Background: an optimization exercise with open tools, aiming at small area. Do not read the settings as production practice. Function was checked by simulation only, so behaviour that the tests miss may differ from the original. No activity file was given, so power comes from the tool's default toggle rates.

$ cat flow/design.v
module ALU(
    input  logic [31:0] op1,
    input  logic [31:0] op2_n,    
    input  logic        sub,      
    input  logic        left,     
    input  logic        arith,    
    output logic [31:0] sum,
    output logic [31:0] p,        
    output logic [31:0] g,        
    output logic [31:0] sh,       
    output logic        lt,
    output logic        ltu
);
logic [31:0] b;
logic        cout;
always_comb b = ~(op2_n ^ {32{sub}});
RippleAdd #(.W(32)) adder(.a(op1), .b(b), .cin(sub), .sum(sum), .cout(cout), .p(p), .g(g));
always_comb begin
    ltu = !cout;
    lt  = (op1[31] ^ !op2_n[31]) ? op1[31] : sum[31];
end
Shifter shifter(.a(op1), .shamt(~op2_n[4:0]), .left(left), .arith(arith), .y(sh));
endmodule
module RippleAdd #(
    parameter W = 32
)(
    input  logic [W-1:0] a,
    input  logic [W-1:0] b,
    input  logic         cin,
    output logic [W-1:0] sum,
    output logic         cout,
    output logic [W-1:0] p,
    output logic [W-1:0] g
);
    logic [W:0] c;
    assign c[0] = cin;
    assign cout = c[W];
    genvar i;
    generate
        for (i = 0; i < W; i++) begin : g_bit
            HalfAdd pg(.a(a[i]), .b(b[i]), .s(p[i]), .c(g[i]));
            Ao21 cy(.a1(p[i]), .a2(c[i]), .b1(g[i]), .x(c[i+1]));
            Xor2 sx(.a(p[i]), .b(c[i]), .y(sum[i]));
        end
    endgenerate
endmodule
module HalfAdd(input logic a, b, output logic s, c);
    assign s = a ^ b;
    assign c = a & b;
endmodule
module Ao21(input logic a1, a2, b1, output logic x);
    assign x = (a1 & a2) | b1;
endmodule
module Xor2(input logic a, b, output logic y);
    assign y = a ^ b;
endmodule
module Shifter(
    input  logic [31:0] a,
    input  logic [4:0]  shamt,
    input  logic        left,
    input  logic        arith,
    output logic [31:0] y
);
    logic [31:0] x [0:5];
    logic [4:0]  s_0, s_r, s_l;
    logic        fill, fill_n;
    always_comb begin
        fill   = arith & a[31] & !left;
        fill_n = !fill;
        for (int k = 0; k < 5; k++) begin
            s_0[k] = !shamt[k];
            s_r[k] = shamt[k] & !left;
            s_l[k] = shamt[k] & left;
        end
    end
    assign x[0] = a;
    genvar k, i;
    generate
        for (k = 0; k < 5; k++) begin : g_lvl
            localparam int N = 1 << k;
            wire f = (k % 2 == 1) ? fill_n : fill;
            for (i = 0; i < 32; i++) begin : g_bit
                wire hi = (i + N < 32) ? x[k][(i + N) % 32] : f;
                if (i >= N) begin : g3
                    Aoi3 u(.s0(s_0[k]), .d0(x[k][i]), .s1(s_r[k]), .d1(hi),
                           .s2(s_l[k]), .d2(x[k][i - N]), .y(x[k+1][i]));
                end else if (k % 2 == 0) begin : g2
                    Aoi2 u(.s0(s_0[k]), .d0(x[k][i]), .s1(s_r[k]), .d1(hi), .y(x[k+1][i]));
                end else begin : g2n
                    Aoi221 u(.s0(s_0[k]), .d0(x[k][i]), .s1(s_r[k]), .d1(hi), .c(s_l[k]), .y(x[k+1][i]));
                end
            end
        end
    endgenerate
    assign y = ~x[5];
endmodule
module Aoi221(input logic s0, d0, s1, d1, c, output logic y);
    assign y = !((s0 & d0) | (s1 & d1) | c);
endmodule
module BranchUnit(
    input  logic [2:0]  f3,
    input  logic [31:0] diff,
    input  logic        lt,
    input  logic        ltu,
    output logic        cond
);
logic eq;
always_comb begin
    eq   = diff == 32'd0;
    cond = (f3[2] ? (f3[1] ? ltu : lt) : eq) ^ f3[0];
end
endmodule
module CSRUnit(
    input  logic        rst_n,
    input  logic        en,         
    input  logic [11:0] addr,
    input  logic [2:0]  f3,
    input  logic [4:0]  rs1_field,
    input  logic [31:0] rs1_data,
    output logic [5:0]  rsel,       
    input  logic [31:0] data,       
    output logic [5:0]  w,          
    output logic [5:0]  w_n,
    output logic [31:0] wdata
);
logic        hit, wen, m_src, m_rs, m_rc;
logic [31:0] src;
always_comb begin
    hit = en && addr[11:8] == 4'hc && addr[6:2] == 5'd0 && addr[1:0] != 2'b11;
    rsel[0] = hit && !addr[7] && addr[1:0] == 2'd0;
    rsel[1] = hit && !addr[7] && addr[1:0] == 2'd1;
    rsel[2] = hit && !addr[7] && addr[1:0] == 2'd2;
    rsel[3] = hit &&  addr[7] && addr[1:0] == 2'd0;
    rsel[4] = hit &&  addr[7] && addr[1:0] == 2'd1;
    rsel[5] = hit &&  addr[7] && addr[1:0] == 2'd2;
    wen = f3[1:0] == 2'b01 || (f3[1] && rs1_field != 5'd0);
    for (int k = 0; k < 6; k++) begin
        w[k]   = !rst_n || (wen && rsel[k]);
        w_n[k] = !w[k];
    end
    m_src = rst_n && (f3[1:0] == 2'b01 || f3[1:0] == 2'b10);
    m_rs  = rst_n && f3[1:0] == 2'b10;
    m_rc  = rst_n && f3[1:0] == 2'b11;
    src = f3[2] ? {27'b0, rs1_field} : rs1_data;
    wdata = (src & {32{m_src}}) | (data & {32{m_rs}}) | (data & ~src & {32{m_rc}});
end
endmodule
module IntegerRegisters(
    input  logic        clk,
    input  logic [4:0]  rs1_addr,
    input  logic [4:0]  rs2_addr,
    output logic [31:0] rs1_data,
    output logic [31:0] rs2_data,
    input  logic [4:0]  rd_addr,
    input  logic [31:0] rd_data,
    input  logic        rd_en
);
    logic [30:0] we, we_n, sel1, sel2;
    logic [31:0] q [1:31];
    always_comb begin
        for (int r = 1; r < 32; r++) begin
            we[r-1]   = rd_en && rd_addr == r[4:0];
            we_n[r-1] = !we[r-1];
            sel1[r-1] = rs1_addr == r[4:0];
            sel2[r-1] = rs2_addr == r[4:0];
        end
    end
    genvar r, b;
    generate
        for (r = 1; r < 32; r++) begin : g_word
            RegWord word(.clk(clk), .we(we[r-1]), .we_n(we_n[r-1]), .d(rd_data), .q(q[r]));
        end
        for (b = 0; b < 32; b++) begin : g_bit
            logic [30:0] col;
            for (r = 1; r < 32; r++) begin : g_col
                assign col[r-1] = q[r][b];
            end
            AndOr #(.N(31)) rd1(.s(sel1), .d(col), .y(rs1_data[b]));
            AndOr #(.N(31)) rd2(.s(sel2), .d(col), .y(rs2_data[b]));
        end
    endgenerate
endmodule
module RegWord(
    input  logic        clk,
    input  logic        we,
    input  logic        we_n,
    input  logic [31:0] d,
    output logic [31:0] q
);
    always_ff@(posedge clk)
        q <= (d & {32{we}}) | (q & {32{we_n}});
endmodule
module AndOr #(
    parameter N = 3
)(
    input  logic [N-1:0] s,
    input  logic [N-1:0] d,
    output logic         y
);
    localparam K = (N + 2) / 3;
    logic [K-1:0] g_n;
    genvar k;
    generate
        for (k = 0; k < K; k++) begin : g_grp
            if (3*k + 2 < N) begin : g3
                Aoi3 u(.s0(s[3*k]), .d0(d[3*k]), .s1(s[3*k+1]), .d1(d[3*k+1]),
                       .s2(s[3*k+2]), .d2(d[3*k+2]), .y(g_n[k]));
            end else if (3*k + 1 < N) begin : g2
                Aoi2 u(.s0(s[3*k]), .d0(d[3*k]), .s1(s[3*k+1]), .d1(d[3*k+1]), .y(g_n[k]));
            end else begin : g1
                Nand2 u(.a(s[3*k]), .b(d[3*k]), .y(g_n[k]));
            end
        end
    endgenerate
    NandN #(.N(K)) red(.a(g_n), .y(y));
endmodule
module Aoi3(input logic s0, d0, s1, d1, s2, d2, output logic y);
    assign y = !((s0 & d0) | (s1 & d1) | (s2 & d2));
endmodule
module Aoi2(input logic s0, d0, s1, d1, output logic y);
    assign y = !((s0 & d0) | (s1 & d1));
endmodule
module Nand2(input logic a, b, output logic y);
    assign y = !(a & b);
endmodule
module NandN #(
    parameter N = 2
)(
    input  logic [N-1:0] a,
    output logic         y
);
    assign y = !(&a);
endmodule
module LoadStoreUnit(
    input  logic        is_load,
    input  logic [2:0]  f3,
    input  logic [1:0]  addr,      
    input  logic [31:0] wdata,     
    input  logic [31:0] r_data,
    output logic [31:0] w_data,
    output logic [3:0]  w_strb,
    output logic [3:0]  s_b,       
    output logic        s_h1,      
    output logic        s_h3,      
    output logic        s_x8,      
    output logic        s_w,       
    output logic        s_x16,     
    output logic        sign
);
logic byte_op, half_op, word_op;
logic [3:0] lane;    
always_comb begin
    byte_op = !f3[1] && !f3[0];
    half_op = f3[0];
    word_op = f3[1];
    lane = 4'b0001 << addr;
    w_data[7:0]   = wdata[7:0];
    w_data[15:8]  = byte_op ? wdata[7:0] : wdata[15:8];
    w_data[23:16] = word_op ? wdata[23:16] : wdata[7:0];
    w_data[31:24] = word_op ? wdata[31:24] : (half_op ? wdata[15:8] : wdata[7:0]);
    if (word_op)
        w_strb = 4'b1111;
    else if (half_op)
        w_strb = addr[1] ? 4'b1100 : 4'b0011;
    else
        w_strb = lane;
    s_b[0] = is_load && (word_op || (half_op && !addr[1]) || (byte_op && lane[0]));
    s_b[1] = is_load && byte_op && lane[1];
    s_b[2] = is_load && ((half_op && addr[1]) || (byte_op && lane[2]));
    s_b[3] = is_load && byte_op && lane[3];
    s_h1   = is_load && (word_op || (half_op && !addr[1]));
    s_h3   = is_load && half_op && addr[1];
    s_x8   = is_load && byte_op;
    s_w    = is_load && word_op;
    s_x16  = is_load && !word_op;
    sign   = !f3[2] && (((byte_op && lane[0]) && r_data[7]) ||
                        ((byte_op && lane[1]) || (half_op && !addr[1])) && r_data[15] ||
                        ((byte_op && lane[2]) && r_data[23]) ||
                        ((byte_op && lane[3]) || (half_op && addr[1])) && r_data[31]);
end
endmodule
module SysTimer(
    input  logic        clk,
    input  logic        rst_n,
    input  logic [5:0]  rsel,
    output logic [31:0] data,
    input  logic [5:0]  w,
    input  logic [5:0]  w_n,
    input  logic [31:0] wdata
);
logic [6:0]  tick;
logic [31:0] cnt [0:5];
logic        c_cycle, c_time, c_instret, unused0, unused1, unused2;
always_ff@(posedge clk)
    tick <= rst_n ? tick + 7'd1 : 7'd0;
Counter32 cycle   (.clk(clk), .cin(1'b1),      .w(w[0]), .w_n(w_n[0]), .wd(wdata), .q(cnt[0]), .cout(c_cycle));
Counter32 time_lo (.clk(clk), .cin(&tick),     .w(w[1]), .w_n(w_n[1]), .wd(wdata), .q(cnt[1]), .cout(c_time));
Counter32 instret (.clk(clk), .cin(1'b1),      .w(w[2]), .w_n(w_n[2]), .wd(wdata), .q(cnt[2]), .cout(c_instret));
Counter32 cycleh  (.clk(clk), .cin(c_cycle),   .w(w[3]), .w_n(w_n[3]), .wd(wdata), .q(cnt[3]), .cout(unused0));
Counter32 timeh   (.clk(clk), .cin(c_time),    .w(w[4]), .w_n(w_n[4]), .wd(wdata), .q(cnt[4]), .cout(unused1));
Counter32 instreth(.clk(clk), .cin(c_instret), .w(w[5]), .w_n(w_n[5]), .wd(wdata), .q(cnt[5]), .cout(unused2));
genvar b;
generate
    for (b = 0; b < 32; b++) begin : g_rd
        AndOr #(.N(6)) rd(.s(rsel), .d({cnt[5][b], cnt[4][b], cnt[3][b], cnt[2][b], cnt[1][b], cnt[0][b]}), .y(data[b]));
    end
endgenerate
endmodule
module Counter32(
    input  logic        clk,
    input  logic        cin,
    input  logic        w,
    input  logic        w_n,
    input  logic [31:0] wd,
    output logic [31:0] q,
    output logic        cout
);
    logic [32:0] c;
    logic [31:0] s, d;
    assign c[0] = cin;
    assign cout = c[32];
    genvar i;
    generate
        for (i = 0; i < 32; i++) begin : g_bit
            HalfAdd inc(.a(q[i]), .b(c[i]), .s(s[i]), .c(c[i+1]));
            Ao22 mx(.a1(wd[i]), .a2(w), .b1(s[i]), .b2(w_n), .x(d[i]));
        end
    endgenerate
    always_ff@(posedge clk)
        q <= d;
endmodule
module Ao22(input logic a1, a2, b1, b2, output logic x);
    assign x = (a1 & a2) | (b1 & b2);
endmodule
module Decoder(
    input  logic [31:0] inst,
    output logic        is_lui,
    output logic        is_auipc,
    output logic        is_jal,
    output logic        is_jalr,
    output logic        is_branch,
    output logic        is_load,
    output logic        is_store,
    output logic        is_alu,      
    output logic        is_system,
    output logic        rd_en,
    output logic        alu_sub,
    output logic        op2_reg,     
    output logic        op2_i,       
    output logic        op2_s,       
    output logic [31:0] imm_pc       
);
wire [4:0] opc = inst[6:2];
wire [2:0] f3  = inst[14:12];
always_comb begin
    is_lui    = opc == 5'b01101;
    is_auipc  = opc == 5'b00101;
    is_jal    = opc == 5'b11011;
    is_jalr   = opc == 5'b11001;
    is_branch = opc == 5'b11000;
    is_load   = opc == 5'b00000;
    is_store  = opc == 5'b01000;
    is_alu    = opc == 5'b00100 || opc == 5'b01100;
    is_system = opc == 5'b11100;
    rd_en     = !(is_branch || is_store || opc == 5'b00011);
    op2_reg   = opc == 5'b01100 || is_branch;
    alu_sub   = is_branch ||
                (is_alu && f3[2:1] == 2'b01) ||
                (opc == 5'b01100 && f3 == 3'b000 && inst[30]);
    op2_s     = is_store;
    op2_i     = !op2_reg && !is_store && !is_lui;
    if (is_branch)
        imm_pc = {{20{inst[31]}}, inst[7], inst[30:25], inst[11:8], 1'b0};
    else if (is_jal)
        imm_pc = {{12{inst[31]}}, inst[19:12], inst[20], inst[30:21], 1'b0};
    else
        imm_pc = {inst[31:12], 12'b0};
end
endmodule
module Core#
(
    parameter RST_INST_ADDR = 32'h0
)(
    input  logic        clk,
    input  logic        rst_n,
    output logic [31:0] inst_bus_addr,
    output logic        inst_bus_valid,
    input  logic [31:0] inst_bus_data,
    output logic [31:0] data_rbus_addr,
    output logic        data_rbus_valid,
    input  logic [31:0] data_rbus_data,
    output logic [31:0] data_wbus_addr,
    output logic [31:0] data_wbus_data,
    output logic [3:0]  data_wbus_strb,
    output logic        data_wbus_valid
);
logic [31:0] pc;
logic [31:0] inst;
always_comb begin
    inst_bus_addr  = pc;
    inst           = inst_bus_data;
    inst_bus_valid = 1'b1;
end
logic        is_lui, is_auipc, is_jal, is_jalr, is_branch, is_load, is_store;
logic        is_alu, is_system, rd_en, alu_sub, op2_reg, op2_i, op2_s;
logic [31:0] imm_pc;
Decoder decoder(
    .inst(inst),
    .is_lui(is_lui),
    .is_auipc(is_auipc),
    .is_jal(is_jal),
    .is_jalr(is_jalr),
    .is_branch(is_branch),
    .is_load(is_load),
    .is_store(is_store),
    .is_alu(is_alu),
    .is_system(is_system),
    .rd_en(rd_en),
    .alu_sub(alu_sub),
    .op2_reg(op2_reg),
    .op2_i(op2_i),
    .op2_s(op2_s),
    .imm_pc(imm_pc)
);
wire [2:0] f3 = inst[14:12];
logic [4:0]  rs1_addr;
logic [31:0] rs1_data, rs2_data, rd_data;
assign rs1_addr = is_lui ? 5'd0 : inst[19:15];
IntegerRegisters integer_registers(
    .clk(clk),
    .rs1_addr(rs1_addr),
    .rs2_addr(inst[24:20]),
    .rs1_data(rs1_data),
    .rs2_data(rs2_data),
    .rd_addr(inst[11:7]),
    .rd_data(rd_data),
    .rd_en(rd_en)
);
logic [31:0] op2_n;
wire op2_is = op2_i || op2_s;
genvar i;
generate
    for (i = 0; i < 32; i++) begin : g_op2
        if (i < 5) begin : g_lo
            Aoi3 u(.s0(op2_reg), .d0(rs2_data[i]), .s1(op2_i), .d1(inst[20+i]),
                   .s2(op2_s), .d2(inst[7+i]), .y(op2_n[i]));
        end else if (i < 11) begin : g_mid
            Aoi2 u(.s0(op2_reg), .d0(rs2_data[i]), .s1(op2_is), .d1(inst[20+i]), .y(op2_n[i]));
        end else if (i == 11) begin : g_11
            Aoi2 u(.s0(op2_reg), .d0(rs2_data[i]), .s1(op2_is), .d1(inst[31]), .y(op2_n[i]));
        end else begin : g_hi
            Aoi3 u(.s0(op2_reg), .d0(rs2_data[i]), .s1(op2_is), .d1(inst[31]),
                   .s2(is_lui), .d2(inst[i]), .y(op2_n[i]));
        end
    end
endgenerate
logic [31:0] alu_sum, alu_p, alu_g, alu_sh;
logic        lt, ltu;
ALU alu(
    .op1(rs1_data),
    .op2_n(op2_n),
    .sub(alu_sub),
    .left(!f3[2]),
    .arith(inst[30]),
    .sum(alu_sum),
    .p(alu_p),
    .g(alu_g),
    .sh(alu_sh),
    .lt(lt),
    .ltu(ltu)
);
logic br_cond;
BranchUnit br_unit(
    .f3(f3),
    .diff(alu_sum),
    .lt(lt),
    .ltu(ltu),
    .cond(br_cond)
);
logic [31:0] pc4, pc_imm;
logic [31:2] c4;
logic        unused_c;
assign pc4[1:0] = pc[1:0];
assign pc_imm[0] = pc[0];
generate
    for (i = 2; i < 32; i++) begin : g_pc4
        if (i < 31) begin : g_c
            HalfAdd inc(.a(pc[i]), .b(i == 2 ? 1'b1 : c4[i]), .s(pc4[i]), .c(c4[i+1]));
        end else begin : g_l
            Xor2 inc(.a(pc[i]), .b(c4[i]), .y(pc4[i]));
        end
    end
endgenerate
logic [31:1] pci_p, pci_g;
RippleAdd #(.W(31)) pc_adder(.a(pc[31:1]), .b(imm_pc[31:1]), .cin(1'b0),
                             .sum(pc_imm[31:1]), .cout(unused_c), .p(pci_p), .g(pci_g));
logic [5:0]  st_rsel, st_w, st_w_n;
logic [31:0] st_data, st_wdata;
CSRUnit csr_unit(
    .rst_n(rst_n),
    .en(is_system),
    .addr(inst[31:20]),
    .f3(f3),
    .rs1_field(inst[19:15]),
    .rs1_data(rs1_data),
    .rsel(st_rsel),
    .data(st_data),
    .w(st_w),
    .w_n(st_w_n),
    .wdata(st_wdata)
);
SysTimer sys_timer(
    .clk(clk),
    .rst_n(rst_n),
    .rsel(st_rsel),
    .data(st_data),
    .w(st_w),
    .w_n(st_w_n),
    .wdata(st_wdata)
);
logic [3:0] s_b;
logic       s_h1, s_h3, s_x8, s_w, s_x16, ld_sign;
LoadStoreUnit ld_st_unit(
    .is_load(is_load),
    .f3(f3),
    .addr(alu_sum[1:0]),
    .wdata(rs2_data),
    .r_data(data_rbus_data),
    .w_data(data_wbus_data),
    .w_strb(data_wbus_strb),
    .s_b(s_b),
    .s_h1(s_h1),
    .s_h3(s_h3),
    .s_x8(s_x8),
    .s_w(s_w),
    .s_x16(s_x16),
    .sign(ld_sign)
);
always_comb begin
    data_rbus_valid = is_load;
    data_rbus_addr  = alu_sum;
    data_wbus_valid = is_store;
    data_wbus_addr  = alu_sum;
end
logic s_sum, s_x, s_g, s_sh, s_slt, s_sltu, s_pci, s_pc4, s_csr;
always_comb begin
    s_sum  = is_lui || (is_alu && f3 == 3'b000);
    s_x    = is_alu && (f3 == 3'b100 || f3 == 3'b110);
    s_g    = is_alu && (f3 == 3'b110 || f3 == 3'b111);
    s_sh   = is_alu && f3[1:0] == 2'b01;
    s_slt  = is_alu && f3 == 3'b010;
    s_sltu = is_alu && f3 == 3'b011;
    s_pci  = is_auipc;
    s_pc4  = is_jal || is_jalr;
    s_csr  = is_system;
end
wire [6:0] s_com = {s_sum, s_x, s_g, s_sh, s_pci, s_pc4, s_csr};
generate
    for (i = 0; i < 32; i++) begin : g_wb
        wire [6:0] d_com = {alu_sum[i], alu_p[i], alu_g[i], alu_sh[i],
                            pc_imm[i], pc4[i], st_data[i]};
        if (i == 0) begin : g_b0
            AndOr #(.N(13)) wb(.s({s_com, s_b, s_slt, s_sltu}),
                               .d({d_com, data_rbus_data[24], data_rbus_data[16],
                                   data_rbus_data[8], data_rbus_data[0], lt, ltu}),
                               .y(rd_data[i]));
        end else if (i < 8) begin : g_b
            AndOr #(.N(11)) wb(.s({s_com, s_b}),
                               .d({d_com, data_rbus_data[i+24], data_rbus_data[i+16],
                                   data_rbus_data[i+8], data_rbus_data[i]}),
                               .y(rd_data[i]));
        end else if (i < 16) begin : g_h
            AndOr #(.N(10)) wb(.s({s_com, s_h1, s_h3, s_x8}),
                               .d({d_com, data_rbus_data[i], data_rbus_data[i+16], ld_sign}),
                               .y(rd_data[i]));
        end else begin : g_w
            AndOr #(.N(9)) wb(.s({s_com, s_w, s_x16}),
                               .d({d_com, data_rbus_data[i], ld_sign}),
                               .y(rd_data[i]));
        end
    end
endgenerate
logic s_j, s_t, s_4;
logic [31:0] pc_d;
always_comb begin
    s_j = rst_n && is_jalr;
    s_t = rst_n && !is_jalr && (is_jal || (is_branch && br_cond));
    s_4 = rst_n && !is_jalr && !(is_jal || (is_branch && br_cond));
end
generate
    for (i = 0; i < 32; i++) begin : g_pc
        AndOr #(.N(3)) nx(.s({s_j, s_t, s_4}), .d({alu_sum[i], pc_imm[i], pc4[i]}), .y(pc_d[i]));
    end
endgenerate
always_ff@(posedge clk)
    pc <= pc_d;
endmodule
$ cat flow/run.sh
#!/bin/bash
# synth_recipe.tcl (not shown) runs the flow's synth.tcl, then flattens the netlist and writes it again
# the make line also repeats each setting of config.mk as NAME=value (left out here)
make -C /OpenROAD-flow-scripts/flow DESIGN_CONFIG=/design/flow/config.mk WORK_HOME=/design/flow/orfs CLKGATE_MAP_FILE= SYNTH_SCRIPT=/design/flow/synth_recipe.tcl finish
$ cat flow/config.mk
export PLATFORM = sky130hd
export DESIGN_NAME = Core
export DESIGN_NICKNAME = Core
export VERILOG_FILES = /design/flow/design.v
export SDC_FILE = /design/flow/constraint.sdc
export NUM_CORES = 4
export LEC_CHECK = 0
export CAP_MARGIN = 20
export CORE_MARGIN = 2
export CORE_UTILIZATION = 55
export CTS_BUF_LIST = sky130_fd_sc_hd__clkbuf_16
export CTS_CLUSTER_DIAMETER = 90
export CTS_CLUSTER_SIZE = 22
export SLEW_MARGIN = 20
export SYNTH_HIERARCHICAL = 1
export SYNTH_MINIMUM_KEEP_SIZE = 0
$ cat flow/constraint.sdc
create_clock -name core_clock -period 20.0 [get_ports {clk}]
set_input_delay 4.0000 -clock core_clock [delete_from_list [all_inputs] [get_ports {clk}]]
set_output_delay 4.0000 -clock core_clock [all_outputs]
set_load 0.01 [all_outputs]
io_placement.png
The bar under the picture is 100 um long. Pins as bars across the die edge, other pins in gray.
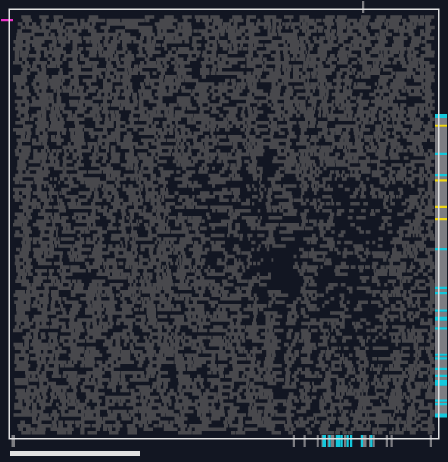
Key: magenta = clk [pins 1, direction input, edge left]; cyan = data_rbus_addr [pins 32, direction output, edge 22 right, 10 bottom]; yellow = data_wbus_strb [pins 4, direction output, edge right]
chip height: 330 um
Die Span X: 330 um
I/O Buffers: 197

io_fan.png
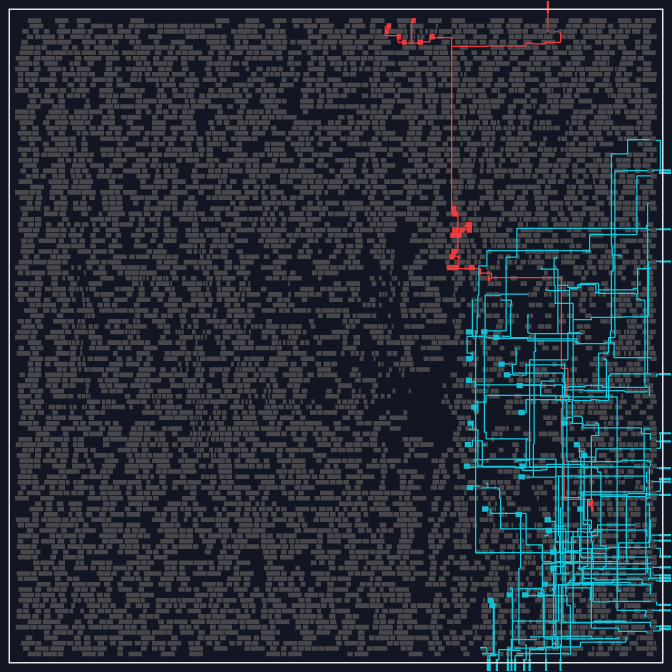
Key: cyan = data_rbus_addr [bits 32, direction output, end cells 32, wire 5,870 um]; red = rst_n [bits 1, direction input, end cells 24, wire 485 um]
io pins: 201

==> metrics.cfg <==
[status]
run_status = finished clean

[setup_path]
crit_path_start_kind = input port
slowest_delay_ns = 0.78
rrSetupSlack_ns = 6.63
critPathMostFrequentCell = a21o_1
worstPathMaxFanout = 23
worst_ep_required_time_ns = 16.00
cp-end-kind = output pin

[final_layout]
regArea_sq_um = 24500
post_route_cells_drive_above_1_share_pct = 11.1
final_cell_mix = dfxtp_1, a22o_1, a222oi_1
syn_to_final_growth_pct = 9.30
layout_commonest_cell = dfxtp_1

[cts]
cts_tree = done
h-tree-depth = 3
cts_hold_buf = 0
clk_latency_ns = 0.70
ctsResizeCount = 0
cts_buffer_depth = 3
post-cts-setup-buffer-count = 0
cts_root_buf = clkbuf_16
path_clk_slew_ns = 0.08

[global_routing]
grt_antenna_before_repair = 27
grt_pass1_wl_um = 381000
grt_max_degree = 45
grt_overflow = 0
grt_pass1_vias = 52300

[routing]
drt.antenna.violating_nets = 0
viasPerCell = 8.41
drc = 0

[die]
core-area_sq_um = 105000
rows = 119
die_area_sq_um = 109000
start_util_pct = 55.6

[sta]
setup-tns-final_ns = 0
worst_pin_slew_ns = 1.33
setup_violations = 0
post-route-period-util_pct = 97.1
slew_headroom_pct = 11.4
finalMaxSlewViolations = 0
fmax_mhz = 51.5
finClkSkew_ns = 0.0327

[logic_synthesis]
yosys_warnings = 21

[pwr]
ir_worst_vdd_mv = 0.0716
leakage_nw = 26.1
p_seq_share_pct = 54.2
p_int_mw = 3.51
combPwrFrac_pct = 16.6
power.density_nw_per_um2 = 78.2
p_clk_share_pct = 29.2

[placement]
hpwl_um = 178000

[run]
cap_violations = 0

congestion.png
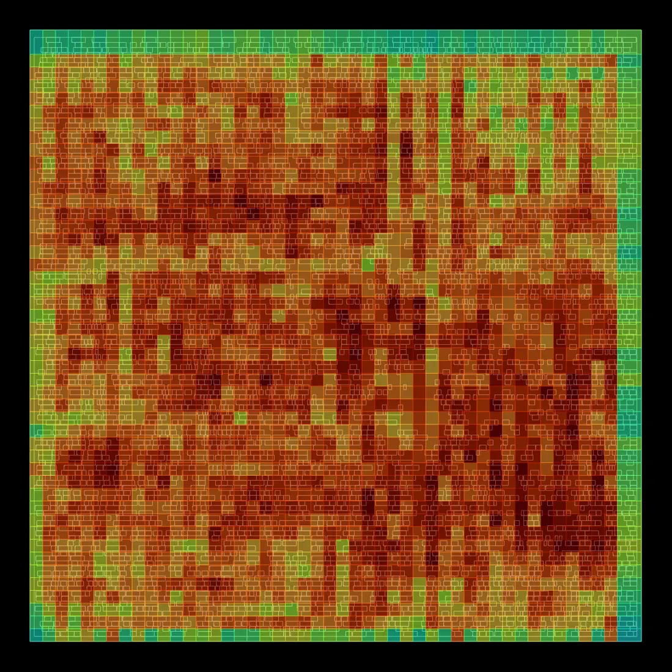
post-DR wirelength/cell: 40.1 um
met3 Resource Use GR: 16.4%
grt met1 use: 58.2%
gr busiest metal: met2
final core utilization: 60.8%

==> power by group through the flow <==
stage | logic [mW] | clock network, mW | registers, mW
after floorplan | 0.452 | 0 | 2.73
after global placement | 0.773 | 0 | 2.76
after detailed placement | 0.784 | 0 | 2.76
after CTS | 0.787 | 1.47 | 2.71
after global routing | 0.850 | 1.55 | 2.73
final | 0.831 | 1.46 | 2.71
==> final timing paths <==
check / to / from / cells after the start
setup / recovery: data_wbus_addr[29] / inst_bus_data[6] / 40
hold / removal: sys_timer.tick[0] / sys_timer.tick[0] / 1
setup reg to reg: sys_timer.timeh.q[31] / sys_timer.tick[0] / 68
hold reg to reg: sys_timer.tick[0] / sys_timer.tick[0] / 1
==> critical path, delay by kind of cell <==
kind / cells / cell delay [ns]
AO/OA/AOI/OAI: 28 / 5.66
AND/OR/NAND/NOR: 7 / 2.99
buffers and inverters: 3 / 1.68
XOR/XNOR: 1 / 0.58
adder cells (fa/ha/maj): 1 / 0.46
==> metal layers <==
metal	GRT usage, %	wire (um)	up-vias
li1	-	-	23200
met1	58.2	94600	27500
met2	69.1	111000	5092
met3	16.4	40400	1122
met4	35.2	24900	22
met5	1.48	331	-
==> cell type report <==
type                       count  area share (%)
multi-input combinational   3556            49.8
sequential                  1223            38.2
timing repair buffer         426            5.93
tap                         1391            2.72
clock buffer                  67            2.62
inverter                      84           0.500
clock inverter                11           0.201
antenna                       10          0.0391
==> flip-flops by register name, summed over array words and instances (netlist names) <==
name and count:
sys_timer.time_lo.q 32, sys_timer.instreth.q 32, sys_timer.tick 7, integer_registers.g_word.word.q 992, sys_timer.cycleh.q 32, sys_timer.cycle.q 32
pc 32, sys_timer.instret.q 32, sys_timer.timeh.q 32
==> stage by stage <==
step	hold slack, ns	instances	total power, mW
after floorplan	0.421	5140	3.18
after global placement	0.436	6668	3.53
after detailed placement	0.455	6668	3.54
after CTS	0.488	6746	4.96
after global routing	0.518	6760	5.13
final	0.476	6768	5.01

[afterwards: timing with drivers on the ports]
The results above use ideal ports. As a check the final layout listed here was re-extracted and re-timed, cells and wires unchanged. Step 1 assumes that a clkbuf_16 drives the clock port and a buf_2 every other input. Step 2 adds t to the input delays and takes it off the output delays; t is the mean of the earliest and latest rising clock arrival at the registers after step 1. Input paths then give back, and output paths get back, about the clock's delay inside the block. a / b / c = ideal / step 1 / step 2; a / b = the first two.
t (ns): 0.764
slack for setup (ns): 0.572 / 0.541 / 0.541
clock arrival spread, ns: 0.033 / 0.033
After both steps this run still meets setup and hold. For this run, drivers alone change the setup slack by -0.031 ns; drivers and shift together by -0.031 ns.
